What follows belongs to an exercise in optimizing a design on an open flow for small area; a production flow would make more cautious choices.
At most, simulation tests tie the RTL to the original design; equivalence was not proved.
Some runs may be left out. An edit can pass the tests and still lose a function that they never use.
Only the layout flow was run in run 3; the RTL was not checked for function there.
No activity file was given, so power comes from the tool's default toggle rates.

==> design.v <==
`timescale 1ns / 1ps
module top(
    input clk,
    input rst,
    input [3:0] buttons,
    input [1:0] sw,
    output [3:0] an,
    output [6:0] seg
    );
    reg [4:0] p;
    reg [6:0] t;
    reg [9:0] h;
    wire p_wrap = (p == 5'd21);
    wire p_smp  = (p == 5'd10);
    wire p_act  = (p == 5'd11);
    wire t_end  = (t == 7'd90);
    wire h_end  = (h == 10'd1001);
    always @(posedge clk) begin
        if (rst) begin
            p <= 5'd0;
            t <= 7'd44;
            h <= 10'd500;
        end else begin
            p <= p_wrap ? 5'd0 : p + 5'd1;
            if (p_wrap)
                t <= t_end ? 7'd0 : t + 7'd1;
            h <= h_end ? 10'd0 : h + 10'd1;
        end
    end
    reg [3:0] q;
    reg [2:0] act;
    wire [3:0] rise_b = buttons & ~q;
    always @(posedge clk) begin
        if (rst) begin
            q <= 4'd0;
            act <= 3'd0;
        end else begin
            if (p_smp)
                q <= buttons;
            if (!p_smp)
                act <= 3'd0;
            else if (rise_b[0]) act <= 3'd1;
            else if (rise_b[1]) act <= 3'd2;
            else if (rise_b[2]) act <= 3'd3;
            else if (rise_b[3]) act <= 3'd4;
            else if (t_end)     act <= 3'd5;
            else                act <= 3'd0;
        end
    end
    reg [3:0] d0, d1, d2, d3;
    reg d4;
    wire zero = ~d4 & (d3 == 4'd0) & (d2 == 4'd0) & (d1 == 4'd0) & (d0 == 4'd0);
    reg [3:0] a1, a2;
    always @(*) begin
        case (act)
            3'd1: begin a1 = 4'd1; a2 = 4'd0; end
            3'd2: begin a1 = 4'd8; a2 = 4'd1; end
            3'd3: begin a1 = 4'd0; a2 = 4'd2; end
            3'd4: begin a1 = 4'd5; a2 = 4'd5; end
            default: begin a1 = 4'd0; a2 = 4'd0; end
        endcase
    end
    wire [4:0] s1 = d1 + a1;
    wire c1 = (s1 >= 5'd10);
    wire [3:0] n1 = c1 ? s1 - 5'd10 : s1[3:0];
    wire [4:0] s2 = d2 + a2 + c1;
    wire c2 = (s2 >= 5'd10);
    wire [3:0] n2 = c2 ? s2 - 5'd10 : s2[3:0];
    wire c3 = c2 & (d3 == 4'd9);
    wire [3:0] n3 = c2 ? (c3 ? 4'd0 : d3 + 4'd1) : d3;
    wire b0 = (d0 == 4'd0);
    wire b1 = b0 & (d1 == 4'd0);
    wire b2 = b1 & (d2 == 4'd0);
    wire [3:0] m0 = b0 ? 4'd9 : d0 - 4'd1;
    wire [3:0] m1 = b0 ? (b1 ? 4'd9 : d1 - 4'd1) : d1;
    wire [3:0] m2 = b1 ? (b2 ? 4'd9 : d2 - 4'd1) : d2;
    wire [3:0] m3 = b2 ? d3 - 4'd1 : d3;
    wire add = (act != 3'd0) & (act != 3'd5);
    wire dec = (act == 3'd5) & ~zero;
    always @(posedge clk) begin
        if (rst) begin
            {d4, d3, d2, d1, d0} <= 17'd0;
        end else if (d4) begin
            {d4, d3, d2, d1, d0} <= {1'b0, 4'd9, 4'd9, 4'd9, 4'd9};
        end else if (sw[0]) begin
            {d4, d3, d2, d1, d0} <= {1'b0, 4'd0, 4'd0, 4'd1, 4'd0};
        end else if (sw[1]) begin
            {d4, d3, d2, d1, d0} <= {1'b0, 4'd0, 4'd2, 4'd0, 4'd5};
        end else if (add) begin
            {d4, d3, d2, d1} <= {c3, n3, n2, n1};
        end else if (dec) begin
            {d3, d2, d1, d0} <= {m3, m2, m1, m0};
        end
    end
    reg on0;
    reg [7:0] rc;
    reg [1:0] cur;
    reg swh;
    reg [3:0] an_r;
    reg [3:0] bd, sd, gd;    
    wire sw_any = |sw;
    wire dark = zero ? ~on0 : (~d4 & (d3 == 4'd0) & (d2[3:1] == 3'd0) & d0[0]);
    reg [3:0] dig;
    always @(*) begin
        case (cur)
            2'd0: dig = d0;
            2'd1: dig = d1;
            2'd2: dig = d2;
            default: dig = d3;
        endcase
    end
    always @(posedge clk) begin
        swh <= sw_any;
        if (rst) begin
            on0 <= 1'b1;
            rc <= 8'd0;
            cur <= 2'd0;
            an_r <= 4'b0000;
            bd <= 4'd0;
            sd <= 4'd8;
            gd <= 4'd8;
        end else begin
            if (p_act && h < 10'd22)
                on0 <= ~on0;
            rc <= rc + 8'd1;
            if (rc == 8'd127)
                cur <= swh ? 2'd0 : cur + 2'd1;
            if (sw_any)
                an_r <= 4'b1110;
            else if (dark)
                an_r <= 4'b1111;
            else
                an_r <= ~(4'b0001 << cur);
            if (!sw_any)
                bd <= dig;
            sd <= bd;
            gd <= sd;
        end
    end
    assign an = an_r;
    reg [6:0] sg;
    always @(*) begin
        casez (gd)
            4'b0000: sg = 7'b1000_000;
            4'b0001: sg = 7'b1111_001;
            4'b0010: sg = 7'b0100_100;
            4'b0011: sg = 7'b0110_000;
            4'b0100: sg = 7'b0011_001;
            4'b0101: sg = 7'b0010_010;
            4'b0110: sg = 7'b0000_010;
            4'b0111: sg = 7'b1111_000;
            4'b1??0: sg = 7'b0000_000;
            default: sg = 7'b0010_000;
        endcase
    end
    assign seg = sg;
endmodule
==> run.sh <==
#!/bin/bash
# synth_recipe.tcl (not shown) runs the flow's synth.tcl, then flattens the netlist and writes it again
# the make line also repeats each setting of config.mk as NAME=value (left out here)
make -C /OpenROAD-flow-scripts/flow DESIGN_CONFIG=/design/flow/config.mk WORK_HOME=/design/flow/orfs CLKGATE_MAP_FILE= SYNTH_SCRIPT=/design/flow/synth_recipe.tcl finish
==> config.mk <==
export PLATFORM = sky130hd
export DESIGN_NAME = top
export DESIGN_NICKNAME = top
export VERILOG_FILES = /design/flow/design.v
export SDC_FILE = /design/flow/constraint.sdc
export NUM_CORES = 4
export LEC_CHECK = 0
export CAP_MARGIN = 20
export CORE_MARGIN = 2
export CORE_UTILIZATION = 40
export SLEW_MARGIN = 20
==> constraint.sdc <==
create_clock -name core_clock -period 150.0 [get_ports {clk}]
set_input_delay 30.0000 -clock core_clock [delete_from_list [all_inputs] [get_ports {clk}]]
set_output_delay 30.0000 -clock core_clock [all_outputs]
set_load 0.01 [all_outputs]
run_1/m2.png
Cells faint in the background.
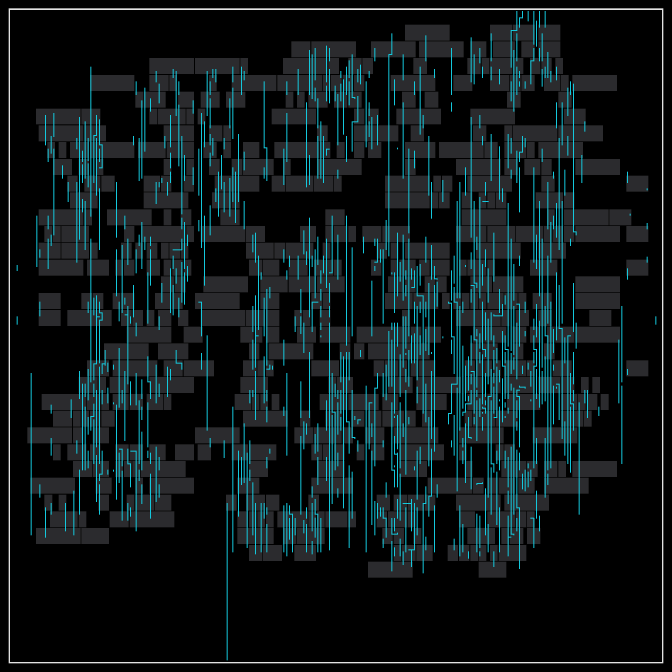
wire length on this layer: 3940 um
main direction: vertical
longest straight run: 36.7 um
share of all routed wire: 45%

run_1/pinout.png
Pins as bars across the die edge, other pins in grey.
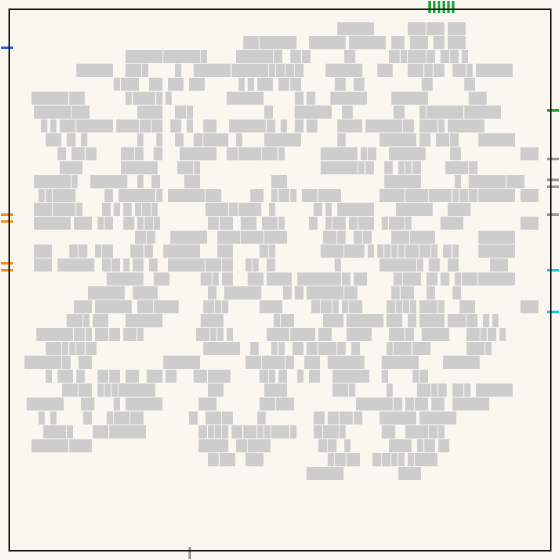
[cyan] sw | pins: 2 | direction: input | edge: right
[orange] buttons | pins: 4 | direction: input | edge: left
[green] seg | pins: 7 | direction: output | edge: 6 top, 1 right
[blue] clk | pins: 1 | direction: input | edge: left
all pins by edge: 7 right, 6 top, 5 left, 1 bottom

run_1/critical_path.png
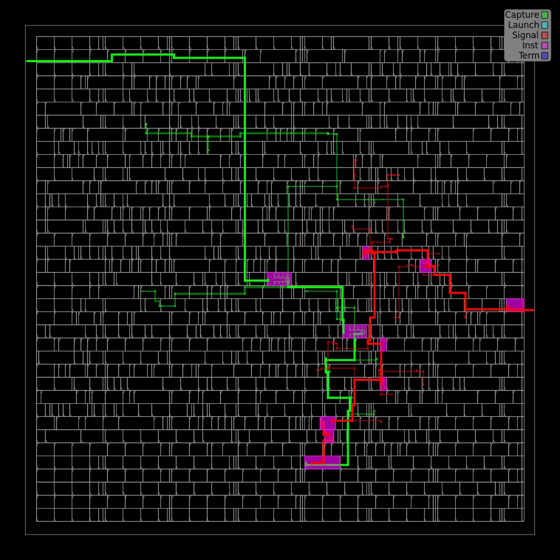
post-route worst setup slack: 118210 ps
post-layout util: 0.4504
fin cells: 646
Fin Setup TNS: 0 ps
Final min period: 31790 ps

-- run 1: worst paths after layout --
kind | start | end | slack, ps | cells after the start
worst max-delay path | sw[1] | d3[2]$_SDFFE_PP0P_ | 118210 | 7
worst min register to register | sd[3]$_SDFF_PP1_ | gd[3]$_SDFF_PP1_ | 420 | 1
worst max register to register | act[0]$_SDFF_PP0_ | d3[3]$_SDFFE_PP0P_ | 145040 | 20
worst min-delay path | sd[3]$_SDFF_PP1_ | gd[3]$_SDFF_PP1_ | 420 | 1
-- run 1: power by group through the flow --
stage          clock network, mW  registers (mW)  logic, mW
6_report                  0.0136          0.0205    0.00287
5_1_grt                   0.0149          0.0206    0.00325
4_1_cts                   0.0141          0.0205    0.00287
3_5_place_dp                   0          0.0210    0.00285
3_3_place_gp                   0          0.0210    0.00282
2_1_floorplan                  0          0.0209    0.00203
-- run 1: metal layers --
layer,vias to the layer above,part of all wire
met5,-,0
li1,1765,-
met4,0,0.0089
met2,78,0.45
met3,8,0.045
met1,1589,0.49
==> results.sh, run 1 <==
export IMPL_status="complete, no violations"
export IMPL_num_nonclk_buffers=18
export IMPL_die_area_um2=11160
export IMPL_fp_dieW_um=105.7
export IMPL_cts_setup_buffers=0
export IMPL_firstDrtPassIters=6
export IMPL_syn_nets=528
export IMPL_place_port_buffers=18
export IMPL_totalWireLength_um=8728
export IMPL_grt_antenna_before_repair=0
export IMPL_start_util=0.4059
export IMPL_ant_nets=0
export IMPL_synth_mux_area_fraction=0.01211
export IMPL_min_path_type="flop to flop"
export IMPL_final_cell_mix="dfxtp_1 (74), nor2_1 (52), nand2_1 (43)"
export IMPL_largestRegisters="h (10), rc (8), t (7)"
export IMPL_cts_resized=0
export IMPL_synth_compound_area_frac=0.1795
export IMPL_synth_edf_count=0
export IMPL_register_area_um2=1481
export IMPL_clk_share=0.03737
export IMPL_seq_area_frac_synth=0.3584
export IMPL_max_freq_mhz=31.45
export IMPL_core_area_um2=10180
export IMPL_final_cell_area_um2=4587
export IMPL_diodes=0
export IMPL_post_route_period_util=0.2120
export IMPL_cts_buffer_depth=2
export IMPL_place_hpwl_um=6405
export IMPL_drc=0
export IMPL_clk_latency_ps=350
export IMPL_met1_usage=0.2221
export IMPL_power_density_nw_per_um2=8.057
export IMPL_htreeDepth=3
export IMPL_ir_worst_vdd_uv=4.579
export IMPL_drt_iter0_drc=176
export IMPL_syn_inst=489
export IMPL_ys_flop_type="dfxtp_1"
export IMPL_maxCapViolCount=0
export IMPL_hold_buffers=0
export IMPL_critical_path_top_delay_family="buffers and inverters"
export IMPL_synth_distinct_cells=68
export IMPL_setup_viol=0
export IMPL_final_hold_viol_count=0
export IMPL_power_leakage_nw=1.760
export IMPL_synth_top_area_share=0.3584
export IMPL_tightest_slew_ps=925.9
export IMPL_worstSetupEndpointType="flop"
export IMPL_multi_input_area_share=0.5415
export IMPL_power_switching_mw=0.009617
export IMPL_path_class="primary input to flop"
export IMPL_maxSlewHeadroom=0.3828
export IMPL_clock_sinks=74
export IMPL_taps=136
export IMPL_via_per_inst=5.325
export IMPL_p_comb_frac=0.078
export IMPL_synth_top_cells_by_area="dfxtp_1 (36%), ha_1 (8.8%), nor2_1 (4.7%), a21oi_1 (4.4%), nand2_1 (3.9%)"
export IMPL_area_growth_pct=10.96
export IMPL_post_drt_wl_per_cell_um=13.51
export IMPL_syn_avg_cell_area_um2=8.454
export IMPL_grt_max_degree=55
export IMPL_required_ps=150280
export IMPL_synth_xor_area_frac=0.05266
export IMPL_path_cells="clkdlybuf4s50_1, nor2_2, clkinv_1, nor2_1, nand2_1, a211o_1, o21ai_1"
export IMPL_yosysWarnings=1
export IMPL_synth_seq_cells=74
export IMPL_met2_usage=0.2608
export IMPL_totalPowerFinal_mw=0.03696
export IMPL_finalClockSkew_ps=12.67
export IMPL_power_frac_seq=0.555
export IMPL_grt_pass1_wl_um=15170
export IMPL_sw_frac_of_total=0.2602
export IMPL_grt_pass1_vias=3223
export IMPL_final_common_cell="dfxtp_1"
export IMPL_clk_pin_slew_worst_paths_ps=80
export IMPL_cts_root_buffer="clkbuf_8"
export IMPL_dominant_cells="multi-input combinational cells"
export IMPL_grt_use_met3=0.04453
export IMPL_drv_slew=0
export IMPL_seq_share=0.3230
export IMPL_nets=544
export IMPL_layout_drive_gt1_share=0.08235
export IMPL_largest_reg_flops=10
export IMPL_synth_top_cell_by_area="dfxtp_1"
export IMPL_worst_path_buf_inv=2
export IMPL_pwr_share_clk=0.367
export IMPL_gp_congestion=0.8917
export IMPL_synth_most_common_cell="dfxtp_1"
export IMPL_grtUsageTotal=0.1659
export IMPL_top_usage_layer="met2"
==> run 1 -> run 2 <==
--- a/design.v
+++ b/design.v
@@ -9,22 +9,27 @@
     );
-    reg [4:0] p;
-    reg [6:0] t;
-    reg [9:0] h;
-    wire p_wrap = (p == 5'd21);
-    wire p_smp  = (p == 5'd10);
-    wire p_act  = (p == 5'd11);
-    wire t_end  = (t == 7'd90);
-    wire h_end  = (h == 10'd1001);
-    always @(posedge clk) begin
-        if (rst) begin
-            p <= 5'd0;
-            t <= 7'd44;
-            h <= 10'd500;
-        end else begin
-            p <= p_wrap ? 5'd0 : p + 5'd1;
-            if (p_wrap)
-                t <= t_end ? 7'd0 : t + 7'd1;
-            h <= h_end ? 10'd0 : h + 10'd1;
-        end
-    end
+    reg  [4:0] p_r;
+    wire [4:0] p_s = p_r ^ 5'd10;
+    wire p_x = (p_s & 5'd15) == 5'd7;
+    wire p_at11 = (p_s & 5'd23) == 5'd7;
+    wire p_fb = (^(p_s & 5'd18)) ^ p_x;
+    always @(posedge clk)
+        p_r <= rst ? 5'd24 : ({p_s[3:0], p_fb} ^ 5'd10);
+    reg  [6:0] t_r;
+    wire [6:0] t_s = t_r ^ 7'd42;
+    wire t_x = (t_s & 7'd59) == 7'd56;
+    wire t_fb = (^(t_s & 7'd65)) ^ t_x;
+    always @(posedge clk)
+        t_r <= rst ? 7'd71 : ({t_s[5:0], t_fb} ^ 7'd42);
+    reg  [9:0] h_r;
+    wire [9:0] h_s = h_r ^ 10'd682;
+    wire h_x = (h_s & 10'd511) == 10'd477;
+    wire h_fb = (^(h_s & 10'd516)) ^ h_x;
+    always @(posedge clk)
+        h_r <= rst ? 10'd456 : ({h_s[8:0], h_fb} ^ 10'd682);
+    reg  [8:0] rc_r;
+    wire [8:0] rc_s = rc_r ^ 9'd170;
+    wire rc_x = (rc_s & 9'd123) == 9'd115;
+    wire rc_fb = (^(rc_s & 9'd264)) ^ rc_x;
+    always @(posedge clk)
+        rc_r <= rst ? 9'd251 : ({rc_s[7:0], rc_fb} ^ 9'd170);
     reg [3:0] q;
@@ -37,5 +42,5 @@
         end else begin
-            if (p_smp)
+            if (p_x)
                 q <= buttons;
-            if (!p_smp)
+            if (!p_x)
                 act <= 3'd0;
@@ -45,3 +50,3 @@
             else if (rise_b[3]) act <= 3'd4;
-            else if (t_end)     act <= 3'd5;
+            else if (t_x)       act <= 3'd5;
             else                act <= 3'd0;
@@ -94,4 +99,3 @@
     end
-    reg on0;
-    reg [7:0] rc;
+    reg on0, arm;
     reg [1:0] cur;
@@ -99,3 +103,3 @@
     reg [3:0] an_r;
-    reg [3:0] bd, sd, gd;    
+    reg [3:0] bd, sdn, gd;    
     wire sw_any = |sw;
@@ -115,3 +119,3 @@
             on0 <= 1'b1;
-            rc <= 8'd0;
+            arm <= 1'b0;
             cur <= 2'd0;
@@ -119,9 +123,12 @@
             bd <= 4'd0;
-            sd <= 4'd8;
+            sdn <= ~4'd8;
             gd <= 4'd8;
         end else begin
-            if (p_act && h < 10'd22)
+            if (h_x)
+                arm <= 1'b1;
+            else if (p_at11)
+                arm <= 1'b0;
+            if (p_at11 && arm)
                 on0 <= ~on0;
-            rc <= rc + 8'd1;
-            if (rc == 8'd127)
+            if (rc_x)
                 cur <= swh ? 2'd0 : cur + 2'd1;
@@ -135,4 +142,4 @@
                 bd <= dig;
-            sd <= bd;
-            gd <= sd;
+            sdn <= ~bd;
+            gd <= ~sdn;
         end
run_2/m1.png
Bar = 20 um. Supply wires on this layer in grey.
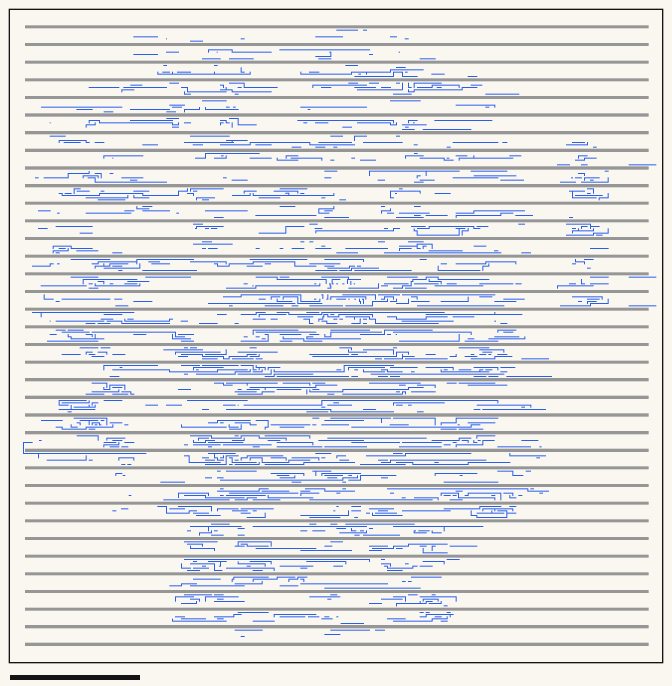
nets with wire on the layer: 436
main direction: horizontal
longest straight run: 28.5 um
share of all routed wire: 48%
wire length on this layer: 3690 um

==> run 2 against run 1 <==
Largest power group unchanged. Synthesized cell count down 13%. Worst setup slack better by 27 ps. Clock skew down 4.7 ps. Power up 9.0%. Highest routed layer unchanged. Fmax about the same. Register-to-register slack better by 470 ps. Sequential power up 6%. Still clean on timing, DRC and antenna. Synthesized area down 9.9%. Cell count down 14%. Hold slack worse by 32 ps. Clock power up about 10%. Sequential share of layout area up 4.3 points.
==> results.sh, run 2 <==
export IMPL_status="complete, no violations"
export IMPL_start_util=0.4071
export IMPL_synth_distinct_cells=67
export IMPL_drt_iter0_drc=205
export IMPL_maxSlewHeadroom=0.5218
export IMPL_grtUsageTotal=0.1591
export IMPL_core_area_um2=9153
export IMPL_worstSetupEndpointType="output pin"
export IMPL_grt_max_degree=65
export IMPL_r2r_slack_ps=145510
export IMPL_totalPowerFinal_mw=0.04028
export IMPL_seq_share=0.3656
export IMPL_clk_pin_slew_worst_paths_ps=80
export IMPL_synth_seq_cells=76
export IMPL_grt_antenna_before_repair=0
export IMPL_maxCapViolCount=0
export IMPL_post_route_period_util=0.2118
export IMPL_register_area_um2=1521
export IMPL_largest_reg_flops=10
export IMPL_drc=0
export IMPL_final_hold_viol_count=0
export IMPL_r2r_start="act[0]$_SDFF_PP0_"
export IMPL_synth_edf_count=0
export IMPL_largestRegisters="h_r (10), rc_r (9), t_r (7)"
export IMPL_final_cell_mix="dfxtp_1 (76), nor2_1 (63), a21oi_1 (34)"
export IMPL_finalClockSkew_ps=7.950
export IMPL_grt_pass1_vias=2760
export IMPL_min_path_type="flop to flop"
export IMPL_syn_inst=423
export IMPL_tightest_slew_ps=707.3
export IMPL_dominant_cells="multi-input combinational cells"
export IMPL_min_to="gd[0]$_SDFF_PP0_"
export IMPL_place_port_buffers=18
export IMPL_setup_viol=0
export IMPL_multi_input_area_share=0.4976
export IMPL_die_area_um2=10100
export IMPL_ant_nets=0
export IMPL_clock_sinks=76
export IMPL_gp_congestion=0.8321
export IMPL_taps=111
export IMPL_clk_latency_ps=340
export IMPL_synth_top_cell_by_area="dfxtp_1"
export IMPL_firstDrtPassIters=7
export IMPL_layout_drive_gt1_share=0.07692
export IMPL_cts_root_buffer="clkbuf_8"
export IMPL_final_common_cell="dfxtp_1"
export IMPL_crit_end="seg[3]"
export IMPL_required_ps=120000
export IMPL_grt_pass1_wl_um=12820
export IMPL_cts_buffer_depth=2
export IMPL_totalWireLength_um=7641
export IMPL_reg2reg_depth=17
export IMPL_cts_setup_buffers=0
export IMPL_htreeDepth=3
export IMPL_fp_dieW_um=100.5
export IMPL_seq_area_frac_synth=0.4083
export IMPL_synth_most_common_cell="dfxtp_1"
export IMPL_path_class="flop to output pin"
export IMPL_power_density_nw_per_um2=9.679
export IMPL_place_hpwl_um=5565
export IMPL_area_growth_pct=11.69
export IMPL_hold_buffers=0
export IMPL_path_cells="nand2b_1, nand3_1, o21ai_0, nor2b_1, clkdlybuf4s50_1"
export IMPL_clk_share=0.04600
export IMPL_min_from="sdn[0]$_SDFF_PP1_"
export IMPL_via_per_inst=5.304
export IMPL_nets=468
run_2/layers.png
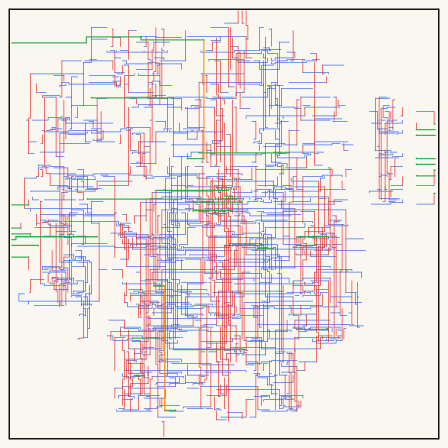
[blue] M1 | wire length: 3690 um
[orange] M4 | wire length: 57.1 um
[red] M2 | wire length: 3600 um
[green] M3 | wire length: 296 um

[run 2: logic make-up (layout without fill, tap and decap cells)]
group,count (synthesis),count (layout),share of synthesized area
buf+inv,31,50,0.03593
simple gates,179,179,0.2555
flops,76,76,0.4083
xor+xnor,17,17,0.03996
fa+ha+maj,23,23,0.08126
mux,4,4,0.01108
compound gates,93,93,0.1679
[run 2: through the flow]
stage          instances  cell area (um2)    util  hold WS (ps)
2_1_floorplan        423             3726       -         355.7
3_3_place_gp         537             3970  0.4338         359.7
3_5_place_dp         537             3970  0.4338         367.0
4_1_cts              553             4161  0.4547         385.8
5_1_grt              553             4161  0.4547         406.1
6_report             553             4161  0.4547         384.3
[run 2: metal layers]
layer	up-vias	part of all wire	GRT usage
met5	-	0	0
met4	0	0.0075	0.05163
met3	4	0.039	0.04092
met2	56	0.47	0.2628
met1	1358	0.48	0.2035
li1	1515	-	-
[run 2: power by group]
part           internal (mW)  switching (mW)
Combinational        0.00160         0.00196
Clock                0.00769         0.00728
Sequential            0.0210        0.000713
[run 2: critical path, delay by kind of cell, from the launching register on]
family / cells / cell delay [ps]
flops: 1 / 440
compound gates: 1 / 70
buf+inv: 1 / 540
simple gates: 3 / 390
--- run 3 (changed files replaced; the others as in run 2) ---
==> design.v <==
`timescale 1ns / 1ps
module clk_divider #(
    parameter COUNT = 20
    )(
    input clk,
    input rst,
    output reg slow_clk,
    output rise
    );
    integer counter;
    assign rise = (counter >= (COUNT/2)) & ~slow_clk;
    always @(posedge clk) begin
        if (rst) begin
            counter <= 0;
            slow_clk <= 0;
        end
        else begin
            counter <= counter + 1;
            if(counter >= (COUNT/2)) begin
                slow_clk <= ~slow_clk;
                counter <= 0;
            end
        end
    end
endmodule
`timescale 1ns / 1ps
module debounce_and_single_pulse(
    input clk,
    input rst,
    input in,
    output out
    );
    reg Q0;
    reg Q1;
    wire slow_clk, slow_rise;
    assign out = Q0 & ~Q1;
    clk_divider slow_clk_mod (clk, rst, slow_clk, slow_rise);
    always @(posedge clk) begin
        if (rst) begin
            Q0 <= 0;
            Q1 <= 0;
        end
        else begin
            if (slow_rise)
                Q0 <= in;
            Q1 <= Q0;
        end
    end
endmodule
`timescale 1ns / 1ps
module bcd(
    input clk,
    input rst,
    input [3:0] num,
    output [6:0] seg
    );
    reg [6:0] sseg; 
    assign seg = sseg;
    always @(posedge clk) begin
        if (rst)
            sseg <= 0;
        else
        case(num)
        4'b0000: sseg <= 7'b1000_000;         
        4'b0001: sseg <= 7'b1111_001;         
        4'b0010: sseg <= 7'b0100_100;         
        4'b0011: sseg <= 7'b0110_000;         
        4'b0100: sseg <= 7'b0011_001;         
        4'b0101: sseg <= 7'b0010_010;         
        4'b0110: sseg <= 7'b0000_010;         
        4'b0111: sseg <= 7'b1111_000;         
        4'b1000: sseg <= 7'b0000_000;         
        4'b1001: sseg <= 7'b0010_000;         
        default: sseg <= 7'b1111111;
        endcase 
    end
endmodule
`timescale 1ns / 1ps
module meter(
    input clk,
    input rst,
    input [3:0] buttons, 
    input [1:0] reset,
    output reg [15:0]count
    );
    wire up, left, right, down, second_clk, second_rise;
    debounce_and_single_pulse up_button(clk, rst, buttons[0], up);
    debounce_and_single_pulse left_button(clk, rst, buttons[1], left);
    debounce_and_single_pulse right_button(clk, rst, buttons[2], right);
    debounce_and_single_pulse down_button(clk, rst, buttons[3], down);
    wire decrement;
    clk_divider #(.COUNT(2000)) second_clk_mod (clk, rst, second_clk, second_rise);
    debounce_and_single_pulse second_pulse(clk, rst, second_clk, decrement);
    always @(posedge clk) begin
        if(rst)begin
            count <= 0;
        end
        else begin
            if(reset[0])begin
                count <= 10;
            end
            else if(reset[1])begin
                count <= 205;
            end
            else if(up)begin
                count <= count + 10;
            end
            else if(left)begin
                count <= count + 180;
            end
            else if(right)begin
                count <= count + 200;
            end
            else if(down)begin
                count <= count + 550;
            end
            else begin
                if(count > 0)begin
                    count <= count - decrement;
                end
            end
            if(count > 9999)begin
                count <= 9999;
            end
        end
    end
endmodule
`timescale 1ns / 1ps
module sevenseg(
  input clk,
  input rst,
  input [1:0] reset,
  input [15:0] current_count,
  output [3:0] an,
  output reg [6:0] seg
); 
wire half_second_clk, half_second_rise, half_second;
clk_divider #(.COUNT(1000)) half_second_clk_mod (clk, rst, half_second_clk, half_second_rise);
debounce_and_single_pulse half_second_pulse(clk, rst, half_second_clk, half_second);
reg on0;
wire [6:0] out_count;
reg [3:0] bcd_count;  
bcd counter (clk, rst, bcd_count, out_count);
reg [7:0] count;
wire slow_rise = (count == 8'h7f);
reg [1:0] current;
reg [1:0] next;
always @(posedge clk) begin
    if (rst)
        current <= 0;
    else if (slow_rise)
        current <= next;
end
reg [3:0] an_buf;
assign an = an_buf;
always @(posedge clk) begin
  if (rst) begin
    count <= 0;
    seg <= 0;
    on0 <= 1;
    bcd_count <= 0;
    an_buf <= 0;
    next <= 0;
  end
  else begin
    count <= count + 1;
    seg <= out_count;
    if(half_second) begin
        on0 <= on0 ^ 1;
    end
    if(reset) begin  
        an_buf <= 4'b1110;
        next <= 0; 
    end     
    else begin
        case(current)
        0: begin  
                if(!current_count) begin
                    if(on0)
                        an_buf <= 4'b1110; 
                    else
                        an_buf <= 4'b1111; 
                end
                else if(current_count < 200) begin 
                    if(current_count % 2 != 0)
                        an_buf <= 4'b1111;
                    else
                        an_buf <= 4'b1110;
                end 
                else begin
                    an_buf <= 4'b1110; 
                end
                bcd_count <= ((current_count % 1000) % 100) % 10;
                next <= 1;  
            end
        1: begin  
                if(!current_count) begin
                    if(on0)
                        an_buf <= 4'b1101; 
                    else
                        an_buf <= 4'b1111; 
                end
                else if(current_count < 200) begin 
                    if(current_count % 2 != 0)
                        an_buf <= 4'b1111;
                    else
                        an_buf <= 4'b1101; 
                end 
                else begin        
                    an_buf <= 4'b1101;
                end
                bcd_count <= ((current_count % 1000) % 100)/10;  
                next <= 2;
            end
        2:begin
                if(!current_count) begin
                    if(on0)
                        an_buf <= 4'b1011; 
                    else
                        an_buf <= 4'b1111; 
                end
                else if(current_count < 200) begin 
                    if(current_count % 2 != 0)
                        an_buf <= 4'b1111;
                    else
                        an_buf <= 4'b1011; 
                end 
                else begin
                    an_buf <= 4'b1011;
                end 
                bcd_count <= (current_count % 1000)/100;
                next <= 3;
            end
        3:begin
            if(!current_count) begin
                if(on0)
                    an_buf <= 4'b0111; 
                else
                    an_buf <= 4'b1111; 
            end
            else if(current_count < 200) begin 
                if(current_count % 2 != 0)
                    an_buf <= 4'b1111;
                else
                    an_buf <= 4'b0111; 
            end 
            else begin
                an_buf <= 4'b0111;
            end
            bcd_count <= (current_count % 10000)/1000;
            next <= 0;
        end
        default: begin
            bcd_count <= 4'd0000;
            an_buf <= 4'b1110;
            next <= 1;
            end
        endcase
    end
  end
end
endmodule
`timescale 1ns / 1ps
module top(
    input clk,
    input rst,
    input [3:0] buttons,
    input [1:0] sw,
    output [3:0] an,
    output [6:0] seg
    );
    wire [15:0] count;
    meter m1(
        .clk        (clk),
        .rst        (rst),
        .buttons    (buttons),
        .reset      (sw),
        .count      (count)
    );
    sevenseg ss (
        .clk                (clk),
        .rst                (rst),
        .reset              (sw),
        .current_count      (count),
        .an                 (an),
        .seg                (seg)
    ); 
endmodule
run_3/layers.png
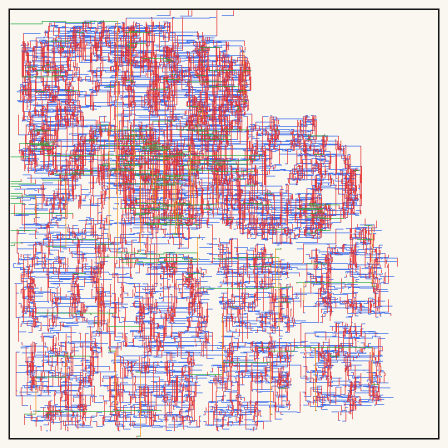
[blue] M1 | wire length: 26.0 mm
[green] M3 | wire length: 2380 um
[orange] M4 | wire length: 971 um
[red] M2 | wire length: 23.8 mm

==> run 3 against run 2 <==
Critical path type unchanged. Sequential power grew to 4.2 times the previous value. Worst setup slack gained 270 ps. Power grew to 5.6 times the previous value.
==> results.sh, run 3 <==
export IMPL_fp_dieW_um=236.5
export IMPL_synthAdderAreaFrac=0.02661
export IMPL_final_hold_viol_count=0
export IMPL_drc=0
export IMPL_path_cells="clkdlybuf4s50_1"
export IMPL_die_area_um2=55940
export IMPL_worstSetupEndpointType="output pin"
export IMPL_clk_latency_ps=540
export IMPL_status="complete, no violations"
export IMPL_seq_area_frac_synth=0.3027
export IMPL_dpl_cell_count=3423
export IMPL_required_ps=120000
export IMPL_core_area_um2=53600
export IMPL_yosys_area_share_simple=0.2967
export IMPL_maxSlewHeadroom=0.2928
export IMPL_fin_cells=3489
export IMPL_post_dp_cell_area_um2=22360
export IMPL_via_per_inst=5.724
export IMPL_nets=2816
export IMPL_ant_nets=0
export IMPL_synth_top_family_by_area="simple AND/OR/NAND/NOR gates"
export IMPL_clock_sinks=327
export IMPL_totalWireLength_um=53090
export IMPL_area_growth_pct=8.904
export IMPL_synth_top_cell_by_area="dfxtp_1"
export IMPL_cts_buffer_depth=3
export IMPL_power_density_nw_per_um2=9.538
export IMPL_clk_pin_slew_worst_paths_ps=60
export IMPL_worst_path_buf_inv=1
export IMPL_start_util=0.4035
export IMPL_maxCapViolCount=0
export IMPL_setup_viol=0
export IMPL_grt_use_met3=0.02367
export IMPL_place_hpwl_um=38370
export IMPL_m1WireLength_um=25950
export IMPL_grt_pass1_wl_um=89850
export IMPL_hold_worst_slack_ps=437.2
export IMPL_synth_seq_cells=327
export IMPL_grt_antenna_before_repair=0
export IMPL_wl_met2_um=23790
export IMPL_synth_most_common_cell="nor2_1"
export IMPL_gp_congestion=0.8859
export IMPL_path_class="flop to output pin"
export IMPL_critical_path_top_delay_family="buffers and inverters"
export IMPL_synth_distinct_cells=115
export IMPL_synth_edf_count=0
export IMPL_cts_root_buffer="clkbuf_16"
export IMPL_tightest_slew_ps=1057
run_3/pinout.png
Pins as bars across the die edge, other pins in grey.
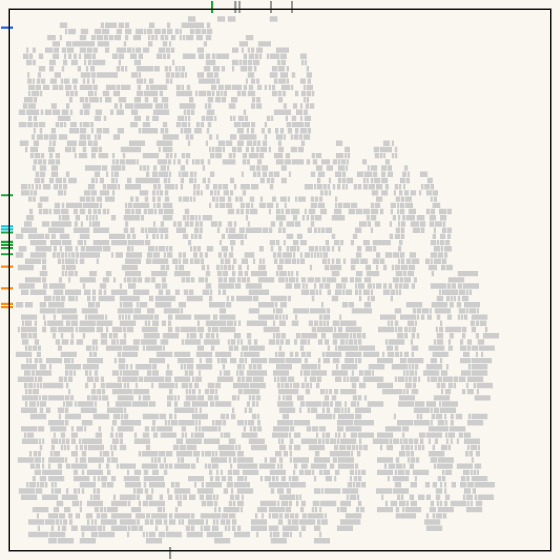
[cyan] sw | pins: 2 | direction: input | edge: left
[blue] clk | pins: 1 | direction: input | edge: left
[orange] buttons | pins: 4 | direction: input | edge: left
[green] seg | pins: 7 | direction: output | edge: 6 left, 1 top
all pins by edge: 13 left, 5 top, 1 bottom

[run 3: cell count changes after synthesis, sizes merged, moves of 67 or more]
cell and change:
and3 +76, nor2 +387, a21oi +117, clkbuf +67
nor3 +70, dfxtp +251, o21ai +110, xor2 +179
nand3 +150, nand2 +208, xnor2 +114
[run 3: path summary, 6_finish.rpt]
kind                            startpoint                      endpoint  slack, ps  cells after the start
setup reg to reg  m1.count[4]$_SDFFE_PP0P_  ss.bcd_count[2]$_SDFFE_PP0N_     134720                     40
hold / removal      ss.count[0]$_SDFF_PP0_        ss.count[0]$_SDFF_PP0_        440                      1
setup / recovery   ss.an_buf[1]$_SDFF_PP0_                         an[1]     118500                      1
hold reg to reg     ss.count[0]$_SDFF_PP0_        ss.count[0]$_SDFF_PP0_        440                      1
[run 3: cell type report]
class | count | area (um2)
multi-input cells | 2312 | 14450
fillers | 5412 | 30050
flip-flops and latches | 327 | 6546
well taps | 696 | 870.8
clock buffers | 56 | 1077
repair buffers | 34 | 295.3
clock inverters | 10 | 108.9
inverters | 54 | 202.7
[run 3: where the power goes]
part	internal (mW)	switching [mW]
Combinational	0.0172	0.0290
Clock	0.0518	0.0358
Sequential	0.0888	0.00200

==> afterwards: timing with drivers on the ports <==
How much do the figures lean on ideal ports? The routed layouts below were timed once more, with nothing changed but the port constraints.
Step 1, drivers: a clkbuf_16 drives clk and a buf_2 each remaining input, both assumed.
Step 2, shift: input delay + t, output delay - t, t = (earliest + latest rising clock arrival at the registers) / 2. This alone moves slack from input paths to output paths.
Three values: no drivers, after step 1, after step 2; two values: the first two.
run	shift t [ns]	setup WS [ns]	hold slack, ns	latest minus earliest clock arrival (ns)	slew at the worst register clock pin (ns)
run 1	0.372	118.207 / 118.218 / 117.846	0.417 / 0.417 / 0.417	0.013 / 0.013	0.08 / 0.08
run 2	0.362	118.234 / 118.204 / 117.932	0.384 / 0.384 / 0.384	0.008 / 0.008	0.08 / 0.08
run 3	0.589	118.500 / 118.438 / 117.992	0.437 / 0.437 / 0.437	0.019 / 0.019	0.06 / 0.06
After both steps setup and hold are still met in every run listed. The setup slack of run 3, which loses most, moves by -0.062 ns with the drivers and by -0.508 ns with both steps.
